Background: an optimization exercise with open tools, aiming at small area and a short achievable clock period. Do not read the settings as production practice.
The RTL was checked by simulation tests, not by an equivalence proof against the original design.
Some runs may be left out. An edit can pass the tests and still lose a function that they never use.

## flow/design.v in outline (module list and top-level ports)
// module mul24: 1131 lines
// module mul24_c004: 631 lines
// module fa_cell: 4 lines
// module neuron: 388 lines
// module u_update: 367 lines
module neuron (CLK, INIT, RESET, SPIKED, V_OUT, U_OUT, I, a, b, c, d);
  // ...
==> flow/flow/run.sh <==
#!/bin/bash
set -euo pipefail
W=$(pwd)
bash "$W/standard.sh" SETUP_SLACK_MARGIN=60 finish > "$W/flow_make.log" 2>&1
==> flow/standard.sh <==
#!/bin/bash
# synth_recipe.tcl (not shown) runs the flow's synth.tcl, then flattens the netlist and writes it again
# the make line also repeats each setting of config.mk as NAME=value (left out here)
make -C /OpenROAD-flow-scripts/flow DESIGN_CONFIG=/design/flow/config.mk WORK_HOME=/design/flow/orfs CLKGATE_MAP_FILE= SYNTH_SCRIPT=/design/flow/synth_recipe.tcl "${@:-finish}"
==> flow/config.mk <==
export PLATFORM = sky130hd
export DESIGN_NAME = neuron
export DESIGN_NICKNAME = neuron
export VERILOG_FILES = /design/flow/design.v
export SDC_FILE = /design/flow/constraint.sdc
export NUM_CORES = 4
export LEC_CHECK = 0
export ABC_AREA = 1
export CAP_MARGIN = 50
export CORE_MARGIN = 2
export CORE_UTILIZATION = 60
export PLACE_DENSITY = 0.75
export SLEW_MARGIN = 70
export SYNTH_HIERARCHICAL = 1
export SYNTH_MINIMUM_KEEP_SIZE = 0
==> flow/constraint.sdc <==
create_clock -name core_clock -period 120.0 [get_ports {CLK}]
set_input_delay 24.0000 -clock core_clock [delete_from_list [all_inputs] [get_ports {CLK}]]
set_output_delay 24.0000 -clock core_clock [all_outputs]
set_load 0.01 [all_outputs]
Figure 1. Metal layers overlaid (run 1).
Two of the layers only.
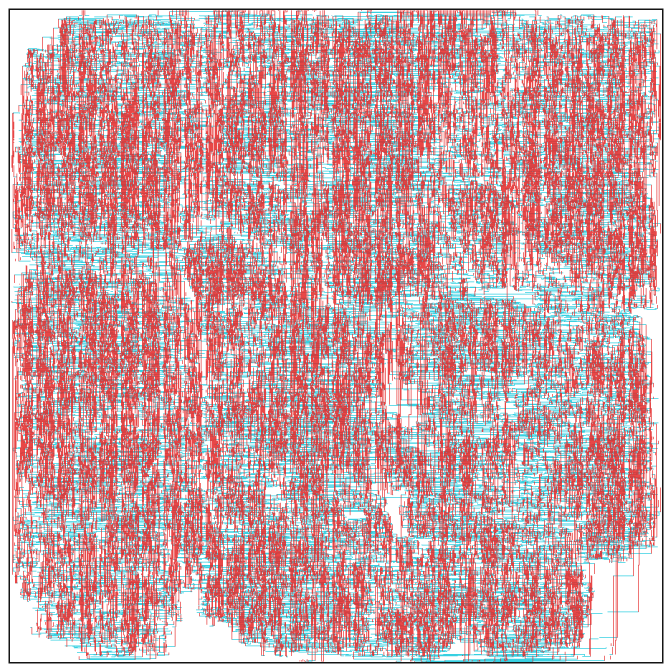
[M1] cyan | wire length: 153 mm
[M2] red | wire length: 170 mm

Figure 2. Layout detail (run 1).
Scale bar: 20 microns. Window x 289 to 339, y 289 to 339 microns. Cells in gray, sequential cells in the stronger gray; small squares are vias.
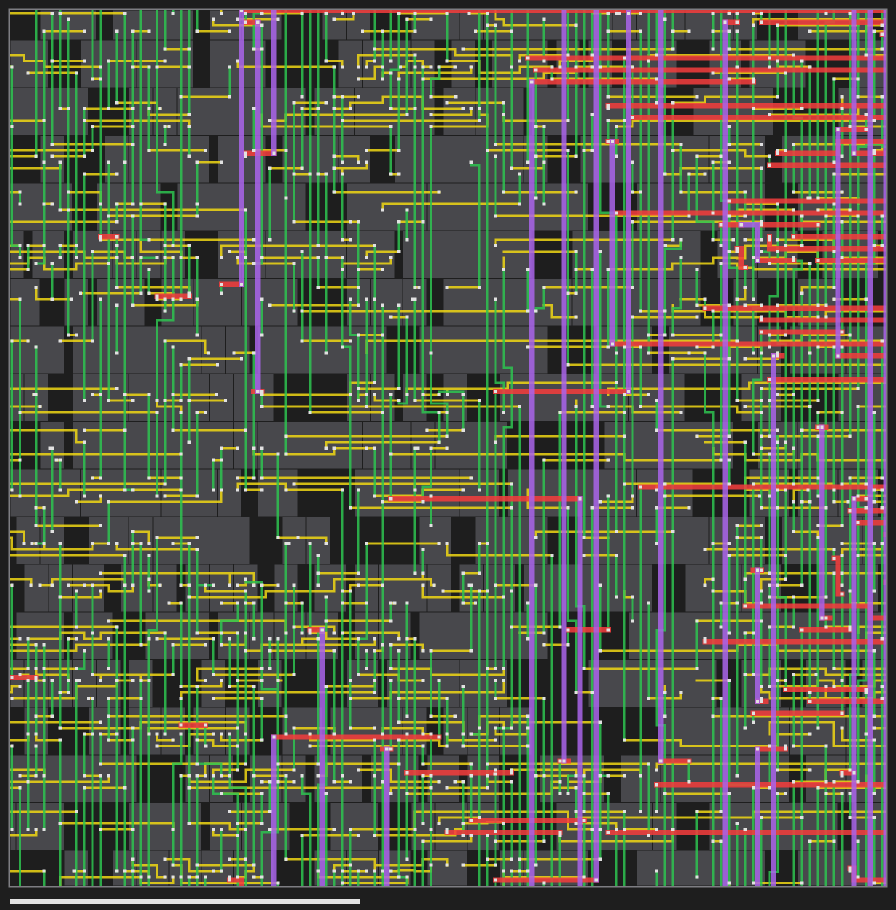
[M3] red
[M4] purple
[M2] green
[M1] yellow
most frequent: nand2_1 (35), fa_1 (28), inv_1 (20)
sequential cells in the window: 0
cells with their middle in the window: 241

Figure 3. Top view of the die (run 1).
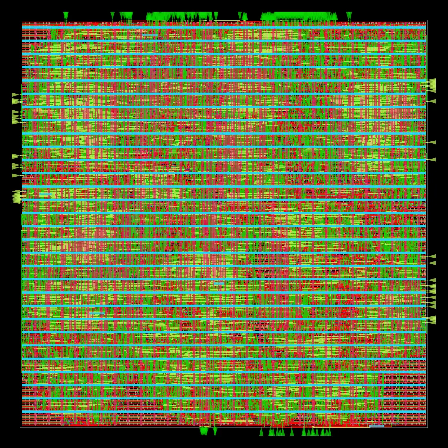
post-route cell area: 117000 sq um
routed wire length: 396000 microns

Figure 4. Logic cells by family (run 1).
Scale bar: 100 microns.
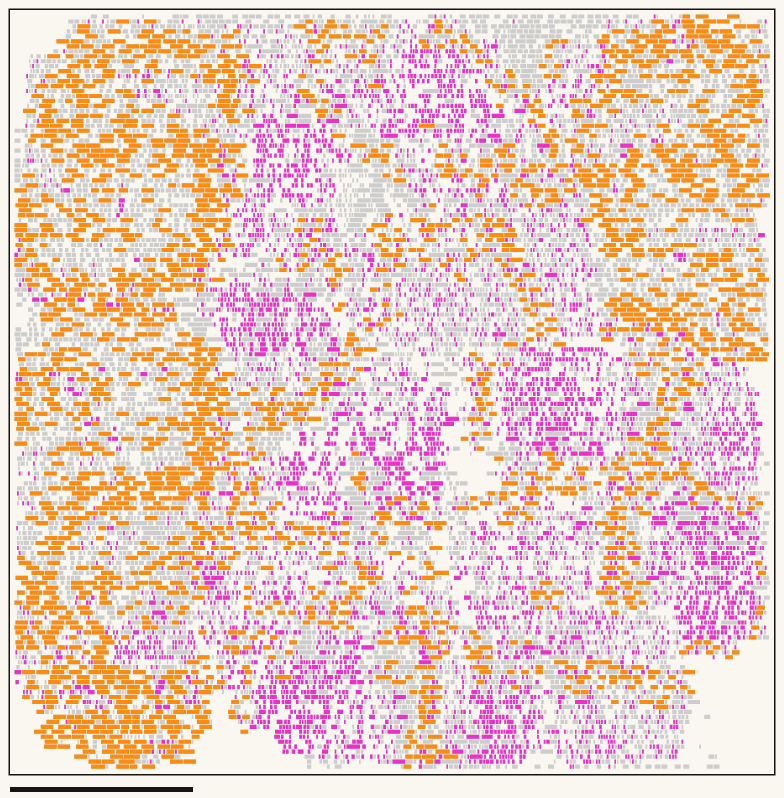
[fa/ha/maj cells] orange | cells: 2039 | most used: fa_1 | where: all over the die
[nand cells] magenta | cells: 5035 | most used: nand2_1 | where: all over the die

==> summary.log, run 1 <==
[synth] synthesis warning total 10
[synth] FF+latch count, synth 64
[layout] number of flip-flops and latches 64
[layout] most common cell after layout, fill and taps aside nand2_1
[sta] setup repair after global routing missed its margin yes
[clock_tree] post-cts hold buffer count 0
[layout] fraction of area in multi-input gates 81.8%
[layout] Non-Clock Inverter Count 1787
[detailed_routing] met2 wire len 170000 microns
[sta] relative slew slack 55.6%
[detailed_routing] via count of the routed design 110415
[grt] total congestion overflow 0
[synth] multiplexer fraction of the synthesized cell area 0.204%
[detailed_routing] final routed DRC violation total 0
[floorplanning] tap cell count 2233
[sta] worst-case hold slack 0.812 ns
[sta] maximum clock frequency 17.1 MHz
[synth] top cells by area, synth fa_1 (23%), nand2_1 (11%), ha_1 (11%)
[layout] most used cells in the layout excluding fill and tap cells nand2_1 (2921), inv_1 (1557), nand3_1 (1377), xor2_1 (1129), fa_1 (1106)
[sta] minimum clock period 58.63 ns
[floorplanning] initial standard-cell utilization of the core 60.2%
[synth] mean cell area of the mapped netlist 6.87 sq um
[layout] clock buffer count in the final layout 11
[status] run status timing/DRC/antenna clean
[grt] met1 Usage GRT 56.9%
[synth] cell type with the highest aggregate area in the netlist fa_1
[setup_path] Bufs and invs on worst path 41
[run 1: cell usage after synthesis (all sizes together), types with 14 or more instances]
| library cell | instances |
|---|---|
| a31o | 19 |
| clkbuf | 431 |
| xnor2 | 200 |
| o21bai | 35 |
| a32oi | 14 |
| ha | 877 |
| dfxtp | 63 |
| nand3b | 22 |
| a22oi | 23 |
| a21oi | 469 |
| a31oi | 42 |
| inv | 1764 |
| nand3 | 1532 |
| o21ai | 1100 |
| nor2 | 760 |
| o211ai | 57 |
| nor3 | 112 |
| mux2i | 21 |
| xor2 | 1155 |
| nor4 | 81 |
| a211oi | 36 |
| nand2 | 3246 |
| clkinv | 18 |
| nand4 | 187 |
| o22ai | 836 |
| o21a | 26 |
| fa | 1162 |
| buf | 459 |
| nor3b | 15 |
| a21o | 48 |
| or2 | 78 |
[run 1: repair_timing]
item / in CTS / in global routing
cloned: 45 / 47
gates resized for setup: 298 / 741
pin swaps: 111 / 315
endpoints found under the hold margin: 0 / 0
setup endpoints to repair: 63 / 62
buffers inserted: 104 / 304
## Run 2: what changed since run 1
==> flow/run.sh (new file) <==
#!/bin/bash
# synth_recipe.tcl (not shown) runs the flow's synth.tcl, then flattens the netlist and writes it again
# the make line also repeats each setting of config.mk as NAME=value (left out here)
make -C /OpenROAD-flow-scripts/flow DESIGN_CONFIG=/design/flow/config.mk WORK_HOME=/design/flow/orfs CLKGATE_MAP_FILE= SYNTH_SCRIPT=/design/flow/synth_recipe.tcl finish
removed: flow/flow/run.sh
removed: flow/standard.sh
Figure 5. Metal layers overlaid (run 2).
Two of the layers only.
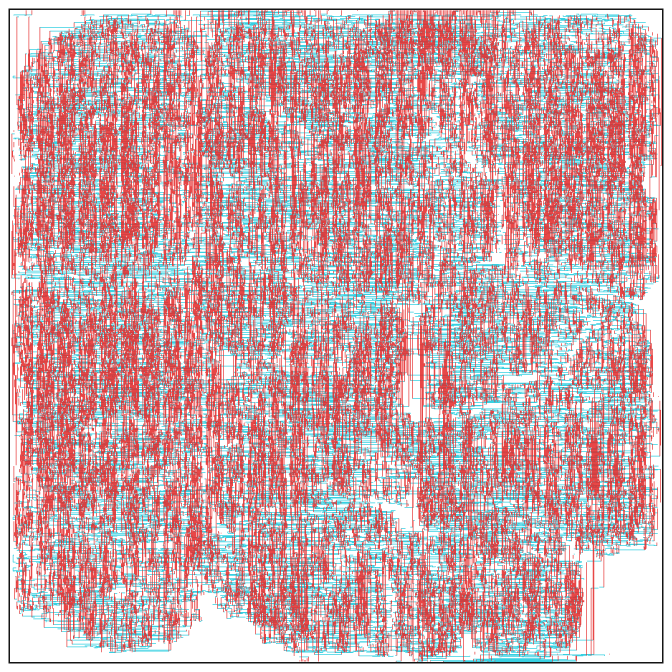
[M2] red | wire length: 161 mm
[M1] cyan | wire length: 147 mm

Figure 6. Layout detail (run 2).
Scale bar: 20 microns. Window x 289 to 339, y 289 to 339 microns. Cells in gray, sequential cells in the stronger gray; small squares are vias.
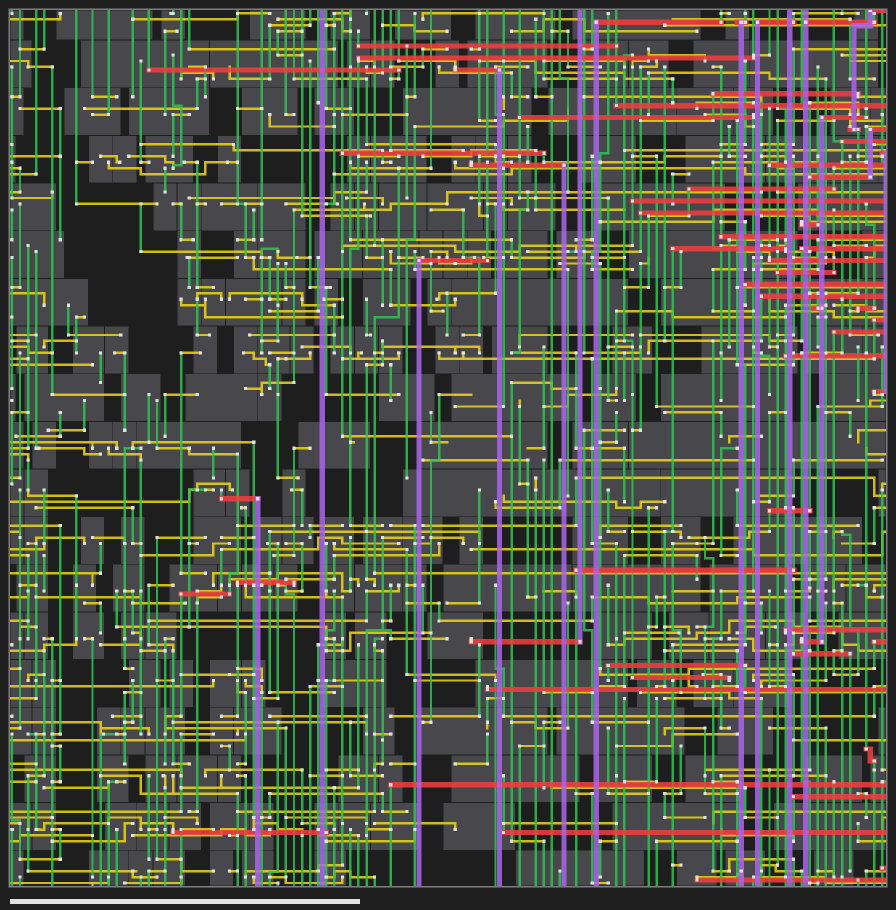

==> summary.log, run 2 <==
[layout] most used cells in the layout excluding fill and tap cells nand2_1 (3016), inv_1 (1603), nand3_1 (1470), fa_1 (1162), xor2_1 (1133)
[floorplanning] floorplan die height 418 microns
[grt] total congestion overflow 0
[clock_tree] number of gates resized after cts 0
[synth] most instantiated cells after synthesis nand2_1 (3030), inv_1 (1685), nand3_1 (1474)
[synth] most instantiated library cell after synthesis nand2_1
[synth] synthesis warning total 10
[sta] relative slew slack 65.6%
[layout] Non-Clock Inverter Count 1782
[layout] clock buffer count in the final layout 11
[clock_tree] post-cts hold buffer count 0
[sta] setup repair after global routing missed its margin no
[synth] mean cell area of the mapped netlist 6.87 sq um
[sta] minimum clock period 69.00 ns
[floorplanning] initial standard-cell utilization of the core 60.2%
[layout] number of flip-flops and latches 64
[detailed_routing] via count of the routed design 105508
[status] run status timing/DRC/antenna clean
[sta] maximum clock frequency 14.5 MHz
[detailed_routing] routed wirelength normalized by instance count 21.9 microns
[floorplanning] die outline width 418 microns
[detailed_routing] routed wire length 371000 microns
[setup_path] Bufs and invs on worst path 56
[layout] fraction of area in multi-input gates 84.8%
[detailed_routing] final routed DRC violation total 0
[layout] synthesis-to-layout area growth 5.22%
[setup_path] most repeated library cell on the critical path nand2_1
[clock_tree] number of buffers inserted by post-CTS setup repair 0
[synth] cell type with the highest aggregate area in the netlist fa_1
Figure 7. The metal 4 layer (run 2).
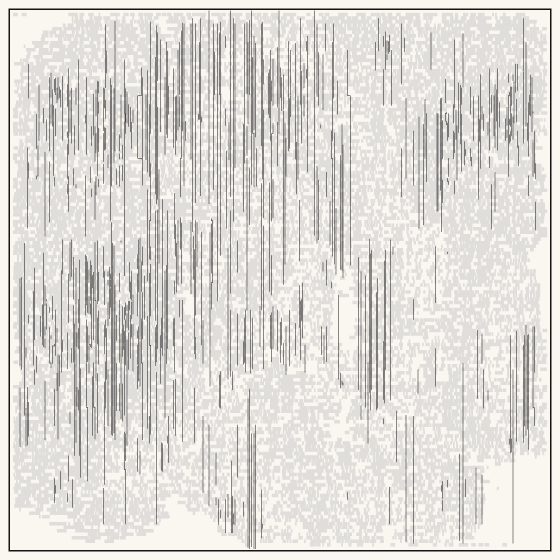
nets with wire on the layer: 470
main direction: vertical
longest straight run: 215 microns

run 2: cell counts after synthesis:
Identical to the previous run, type by type.
run 2: metrics by stage:
stage | instances | setup WS, ns | instance area [sq um] | hold WS [ns]
final | 16916 | 51.00 | 108000 | 0.863
after global routing | 16912 | 44.05 | 108000 | 0.894
after CTS | 16884 | 50.82 | 108000 | 0.858
after detailed placement | 16868 | 51.03 | 107000 | 0.844
after global placement | 16806 | 47.43 | 105000 | 0.846
after floorplan | 15027 | 58.59 | 103000 | 0.652
run 2: cells by family after synthesis:
family / share of synthesized area (%)
AO/OA/AOI/OAI: 15.6
XOR/XNOR: 11.5
adder cells (fa/ha/maj): 33.2
buffers and inverters: 11.3
flip-flops: 1.25
multiplexers: 0.204
other: 0.0146
AND/OR/NAND/NOR: 26.8
run 2: per-layer routing:
metal	part of all wire [%]	global-route usage (%)
met1	40	54.3
met2	43	63.3
met3	10	7.12
met4	7.1	24.3
met5	0.0070	0
## Run 3: what changed since run 2
==> flow/flow/run.sh (new file) <==
#!/bin/bash
set -euo pipefail
W=$(pwd)
bash "$W/standard.sh" SETUP_SLACK_MARGIN=60 SKIP_GATE_CLONING=1 SKIP_PIN_SWAP=1 finish > "$W/flow_make.log" 2>&1
==> flow/standard.sh (new file) <==
#!/bin/bash
# synth_recipe.tcl (not shown) runs the flow's synth.tcl, then flattens the netlist and writes it again
# the make line also repeats each setting of config.mk as NAME=value (left out here)
make -C /OpenROAD-flow-scripts/flow DESIGN_CONFIG=/design/flow/config.mk WORK_HOME=/design/flow/orfs CLKGATE_MAP_FILE= SYNTH_SCRIPT=/design/flow/synth_recipe.tcl "${@:-finish}"
removed: flow/run.sh
Figure 8. Metal layers overlaid (run 3).
Two of the layers only.
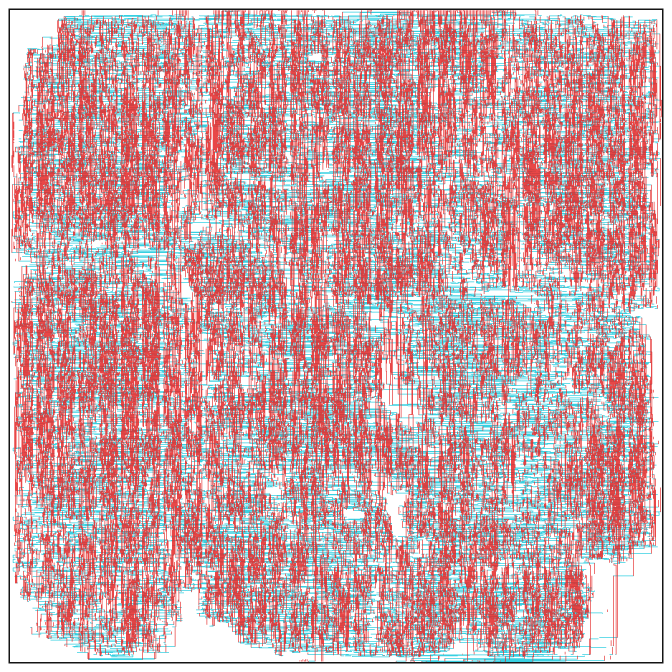
[M2] red | wire length: 166 mm
[M1] cyan | wire length: 152 mm

Figure 9. The metal 4 layer (run 3).
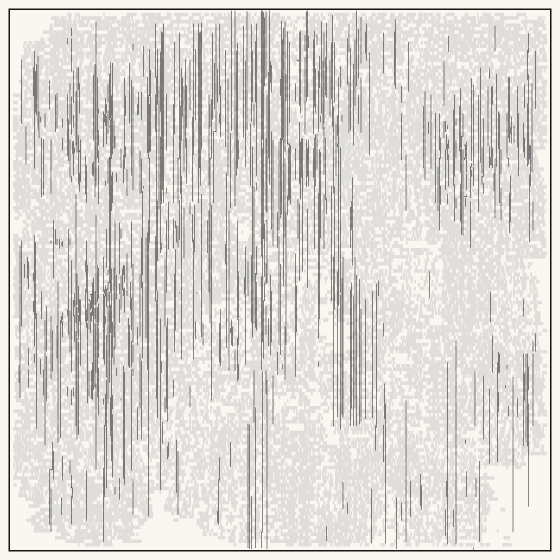
nets with wire on the layer: 497
wire length on this layer: 29.9 mm

==> summary.log, run 3 <==
[layout] post-route cell area 115000 sq um
[synth] dominant combinational cell family by area after synthesis adder cells
[synth] Synth Area in XOR/XNOR 11.5%
[sta] minimum clock period 58.44 ns
[synth] post-synthesis compound-gate area fraction 15.6%
[sta] Final Skew 0.0178 ns
[clock_tree] TritonCTS clock tree yes
[synth] top cells by area, synth fa_1 (23%), nand2_1 (11%), ha_1 (11%)
[detailed_routing] via count of the routed design 109132
[synth] Post-Synth Adder-Cell Area 33.2%
[floorplanning] initial standard-cell utilization of the core 60.2%
[detailed_routing] routed wirelength normalized by instance count 22.5 microns
[sta] setup repair after global routing missed its margin no
[placement] area of placed instances 108000 sq um
[synth] synthesis warning total 10
[layout] Final Instance Count excl. Fillers 17341
[sta] worst-case hold slack 0.805 ns
[synth] area fraction in and, or, nand and nor cells after synthesis 26.8%
[sta] worst path setup slack after routing 61.56 ns
[status] run status timing/DRC/antenna clean
[grt] total congestion overflow 0
[setup_path] most repeated library cell on the critical path nand2_1
[sta] maximum clock frequency 17.1 MHz
[synth] FF+latch count, synth 64
[synth] cell type with the highest aggregate area in the netlist fa_1
[clock_tree] post-cts hold buffer count 0
[floorplanning] die outline width 418 microns
[synth] most instantiated cells after synthesis nand2_1 (3030), inv_1 (1685), nand3_1 (1474)
[clock_tree] H-tree depth reported by CTS 3
[detailed_routing] routed wire length 390000 microns
[placement] dpl ws 50.68 ns
[detailed_routing] final routed DRC violation total 0
[layout] most used cells in the layout excluding fill and tap cells nand2_1 (2947), inv_1 (1561), nand3_1 (1416), xor2_1 (1129), fa_1 (1124)
[placement] Detailed Place HPWL 293000 microns
[floorplanning] floorplan die height 418 microns
[setup_path] crit path DAT 58.73 ns
[placement] number of cells after detailed placement 16873
[setup_path] Bufs and invs on worst path 38
[synth] multiplexer fraction of the synthesized cell area 0.204%
[synth] mean cell area of the mapped netlist 6.87 sq um
[layout] most common cell after layout, fill and taps aside nand2_1
[layout] nets 17287
[layout] synthesis-to-layout area growth 11.8%
Figure 10. Layout detail (run 3).
Scale bar: 20 microns. Window x 289 to 339, y 289 to 339 microns. Cells in gray, sequential cells in the stronger gray; small squares are vias.
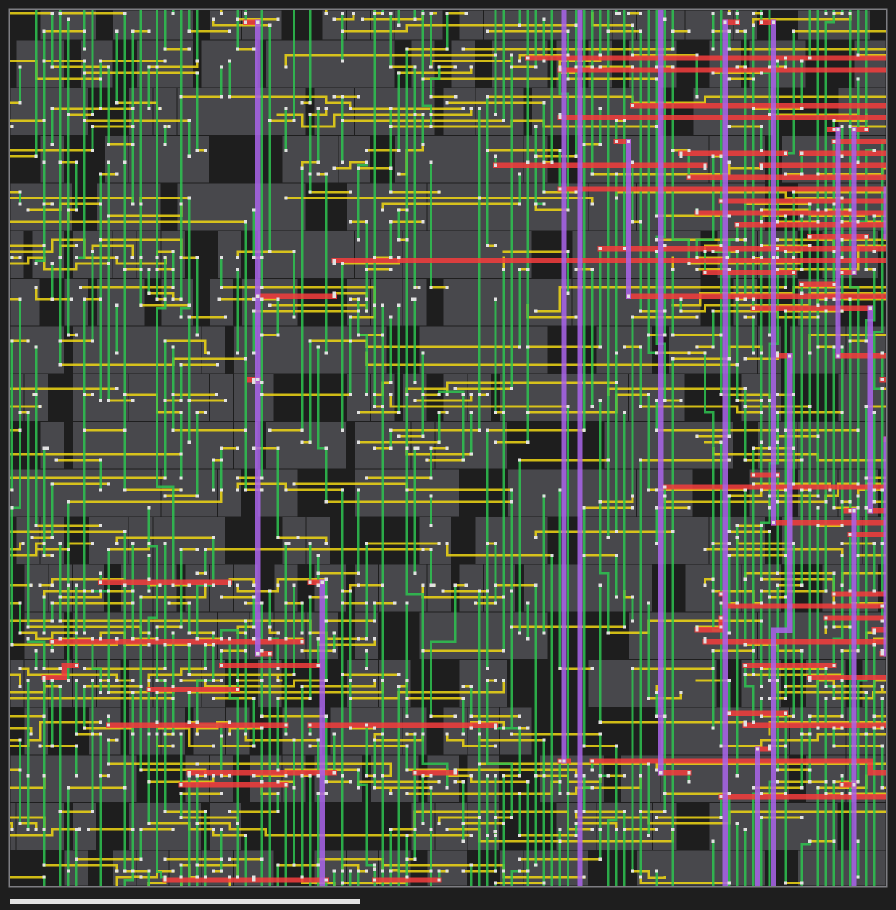

==> run 3: cell counts after synthesis <==
Identical to the previous run, type by type.
==> run 3: metal layers <==
metal  routed length [microns]  track usage (%)  vias to the layer above
met2                    166000             63.1                     6751
met4                     29900             26.4                       12
met1                    152000             56.3                    51059
li1                          -                -                    49847
met3                     42200             8.13                     1463
met5                        78                0                        -
==> run 3: kinds of logic (layout without fill, tap and decap cells) <==
logic type | after synthesis | after routing
compound gates | 2769 | 2769
flops | 64 | 64
other cells | 4 | 63
simple gates | 6050 | 6050
mux | 21 | 21
xor+xnor | 1355 | 1355
buf+inv | 2684 | 2747
fa+ha+maj | 2039 | 2039
==> run 3: layout make-up <==
class	count	area share, %
diodes	18	0.0391
clock buffers	11	0.219
clock inverters	5	0.0456
inverters	1782	6.20
multi-input cells	12279	82.1
flip-flops and latches	64	1.19
well taps	2233	2.42
repair buffers	949	7.80
==> run 3: repair_timing <==
action,4_1_cts,5_1_grt
gates resized for setup,264,592
buffers inserted,110,322
setup endpoints to repair,63,62
## Run 4: what changed since run 3
==> flow/flow/run.sh (replaced) <==
#!/bin/bash
set -euo pipefail
W=$(pwd)
bash "$W/standard.sh" SETUP_SLACK_MARGIN=60 SKIP_GATE_CLONING=1 SKIP_PIN_SWAP=1 SETUP_MOVE_SEQUENCE=unbuffer,sizeup,buffer finish > "$W/flow_make.log" 2>&1
Figure 11. Layout detail (run 4).
Scale bar: 20 microns. Window x 289 to 339, y 289 to 339 microns. Cells in gray, sequential cells in the stronger gray; small squares are vias.
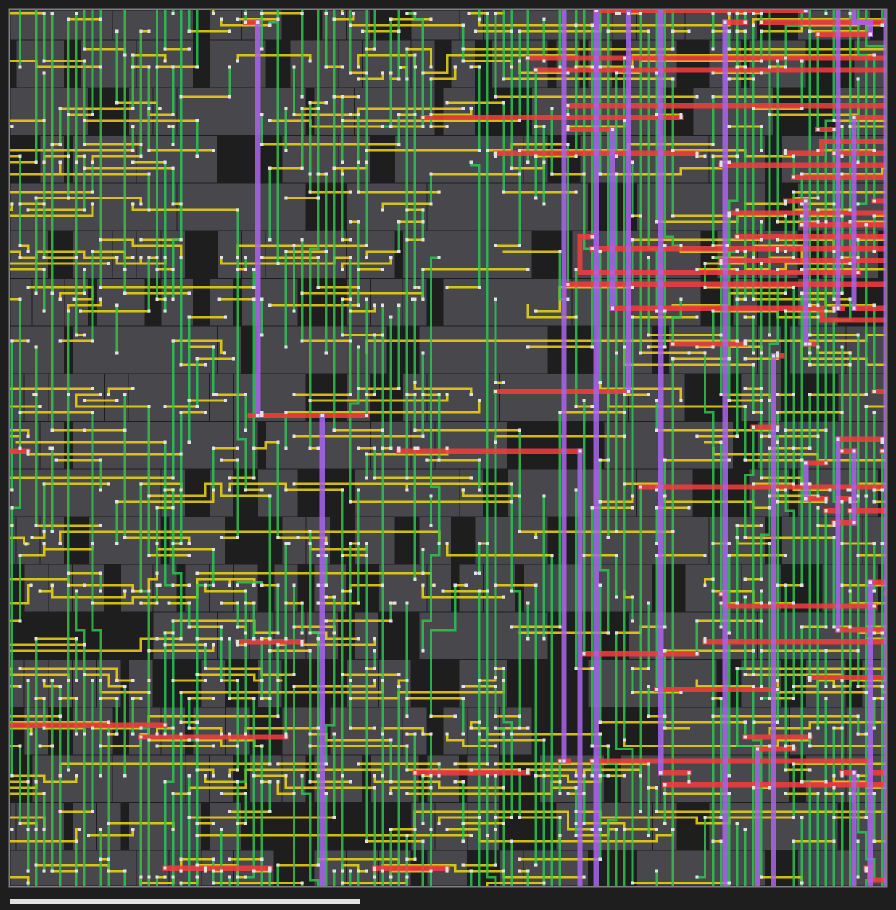

Figure 12. Logic cells by family (run 4).
Scale bar: 100 microns.
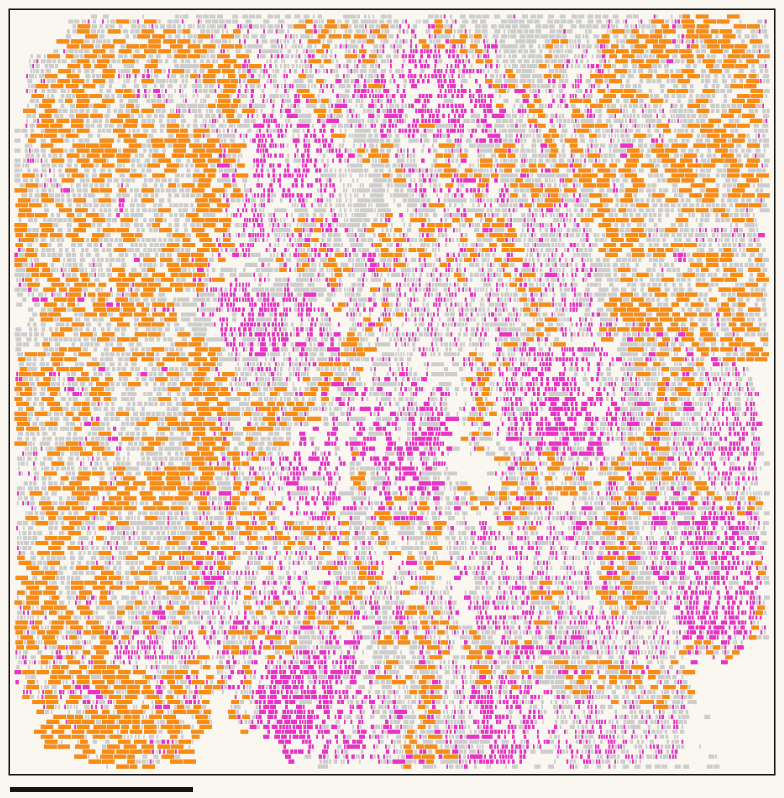
[nand cells] magenta | cells: 4987 | most used: nand2_1 | where: all over the die
[fa/ha/maj cells] orange | cells: 2039 | most used: fa_1 | where: all over the die

==> summary.log, run 4 <==
[status] run status timing/DRC/antenna clean
[layout] fraction of area in multi-input gates 83.2%
[synth] FF+latch count, synth 64
[layout] clock buffer count in the final layout 11
[synth] multiplexer fraction of the synthesized cell area 0.204%
[setup_path] Bufs and invs on worst path 34
[placement] Detailed Place HPWL 293000 microns
[sta] Final Skew 0.0173 ns
[detailed_routing] routed wirelength normalized by instance count 22.4 microns
[setup_path] crit path DAT 58.96 ns
[synth] Synth Area in XOR/XNOR 11.5%
[layout] synthesis-to-layout area growth 13.0%
[layout] number of flip-flops and latches 64
[grt] met3 track demand over resource 7.45%
[layout] Non-clock buffers, area share 6.71%
[sta] worst path setup slack after routing 61.34 ns
[sta] maximum clock frequency 17.0 MHz
[synth] Post-Synth Adder-Cell Area 33.2%
[setup_path] most repeated library cell on the critical path nand2_2
[floorplanning] floorplan die height 418 microns
[grt] total congestion overflow 0
[sta] relative slew slack 58.4%
[layout] most used cells in the layout excluding fill and tap cells nand2_1 (2834), inv_1 (1546), nand3_1 (1255), xor2_1 (1126), fa_1 (1109)
[sta] worst-case hold slack 0.813 ns
[floorplanning] initial standard-cell utilization of the core 60.2%
[synth] cell type with the highest aggregate area in the netlist fa_1
[layout] most common cell after layout, fill and taps aside nand2_1
[synth] synthesis warning total 10
[floorplanning] die outline width 418 microns
[synth] dominant combinational cell family by area after synthesis adder cells
[sta] minimum clock period 58.66 ns
[layout] layout buffer count excluding clock buffers 830
[clock_tree] H-tree depth reported by CTS 3
[synth] area fraction in and, or, nand and nor cells after synthesis 26.8%
[synth] most instantiated cells after synthesis nand2_1 (3030), inv_1 (1685), nand3_1 (1474)
[synth] most instantiated library cell after synthesis nand2_1
[detailed_routing] final routed DRC violation total 0
[layout] total number of multi-input combinational cells 12279
[layout] sequential portion of the cell area 1.18%
[layout] Non-Clock Inverter Count 1782
[clock_tree] post-cts hold buffer count 0
[layout] number of diodes added for antenna fixing 17
[synth] mean cell area of the mapped netlist 6.87 sq um
[placement] dpl ws 50.68 ns
[synth] top cells by area, synth fa_1 (23%), nand2_1 (11%), ha_1 (11%)
[layout] nets 17168
Figure 13. The metal 4 layer (run 4).
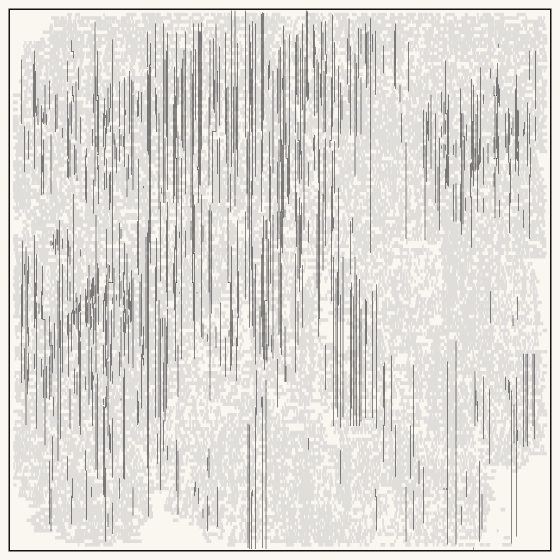
via count of the routed design: 108225
routed wire length: 385000 microns

run 4: cell counts after synthesis:
Identical to the previous run, type by type.
run 4: logic make-up after synthesis:
logic type | Yosys count
mux | 21
xor+xnor | 1355
other cells | 4
simple gates | 6050
buf+inv | 2684
flops | 64
compound gates | 2769
fa+ha+maj | 2039
run 4: what timing repair did:
action / 4_1_cts / 5_1_grt
endpoints found under the setup margin: 63 / 62
endpoints found under the hold margin: 0 / 0
resized for setup: 352 / 1063
setup buffers: 91 / 221
run 4: metal layers:
layer	part of all wire [%]	routed length [microns]	vias up
li1	-	-	49570
met1	39	151000	50722
met2	43	166000	6512
met3	10	40000	1411
met4	7.5	29000	10
met5	0.017	66	-

==> what the ideal ports hide <==
No port has a modelled driver above. Below, the same layouts with a new extraction and two added sets of constraints. Step 1: set_driving_cell puts a clkbuf_16 on CLK and a buf_2 on each other input, an assumption about the parent block. Step 2 moves the port delays by t, midway between the first and last clock arrival at a register: inputs arrive t later, outputs are due t later. That takes back most of the time a late clock gives input paths. Three values: ideal, step 1, step 2; two values: the first two.
| run | shift t [ns] | setup WS [ns] | worst data-port slew with drivers (ns) |
|---|---|---|---|
| run 1 | 0.428 | 61.373 / 61.409 / 60.981 | 0.21 |
| run 2 | 0.438 | 51.002 / 51.002 / 51.002 | 0.18 |
| run 3 | 0.438 | 61.558 / 61.531 / 61.093 | 0.21 |
| run 4 | 0.434 | 61.336 / 61.316 / 60.882 | 0.22 |
After both steps every run listed still meets setup and hold. For run 3, which loses most, drivers alone change the setup slack by -0.027 ns; drivers and shift together by -0.465 ns.
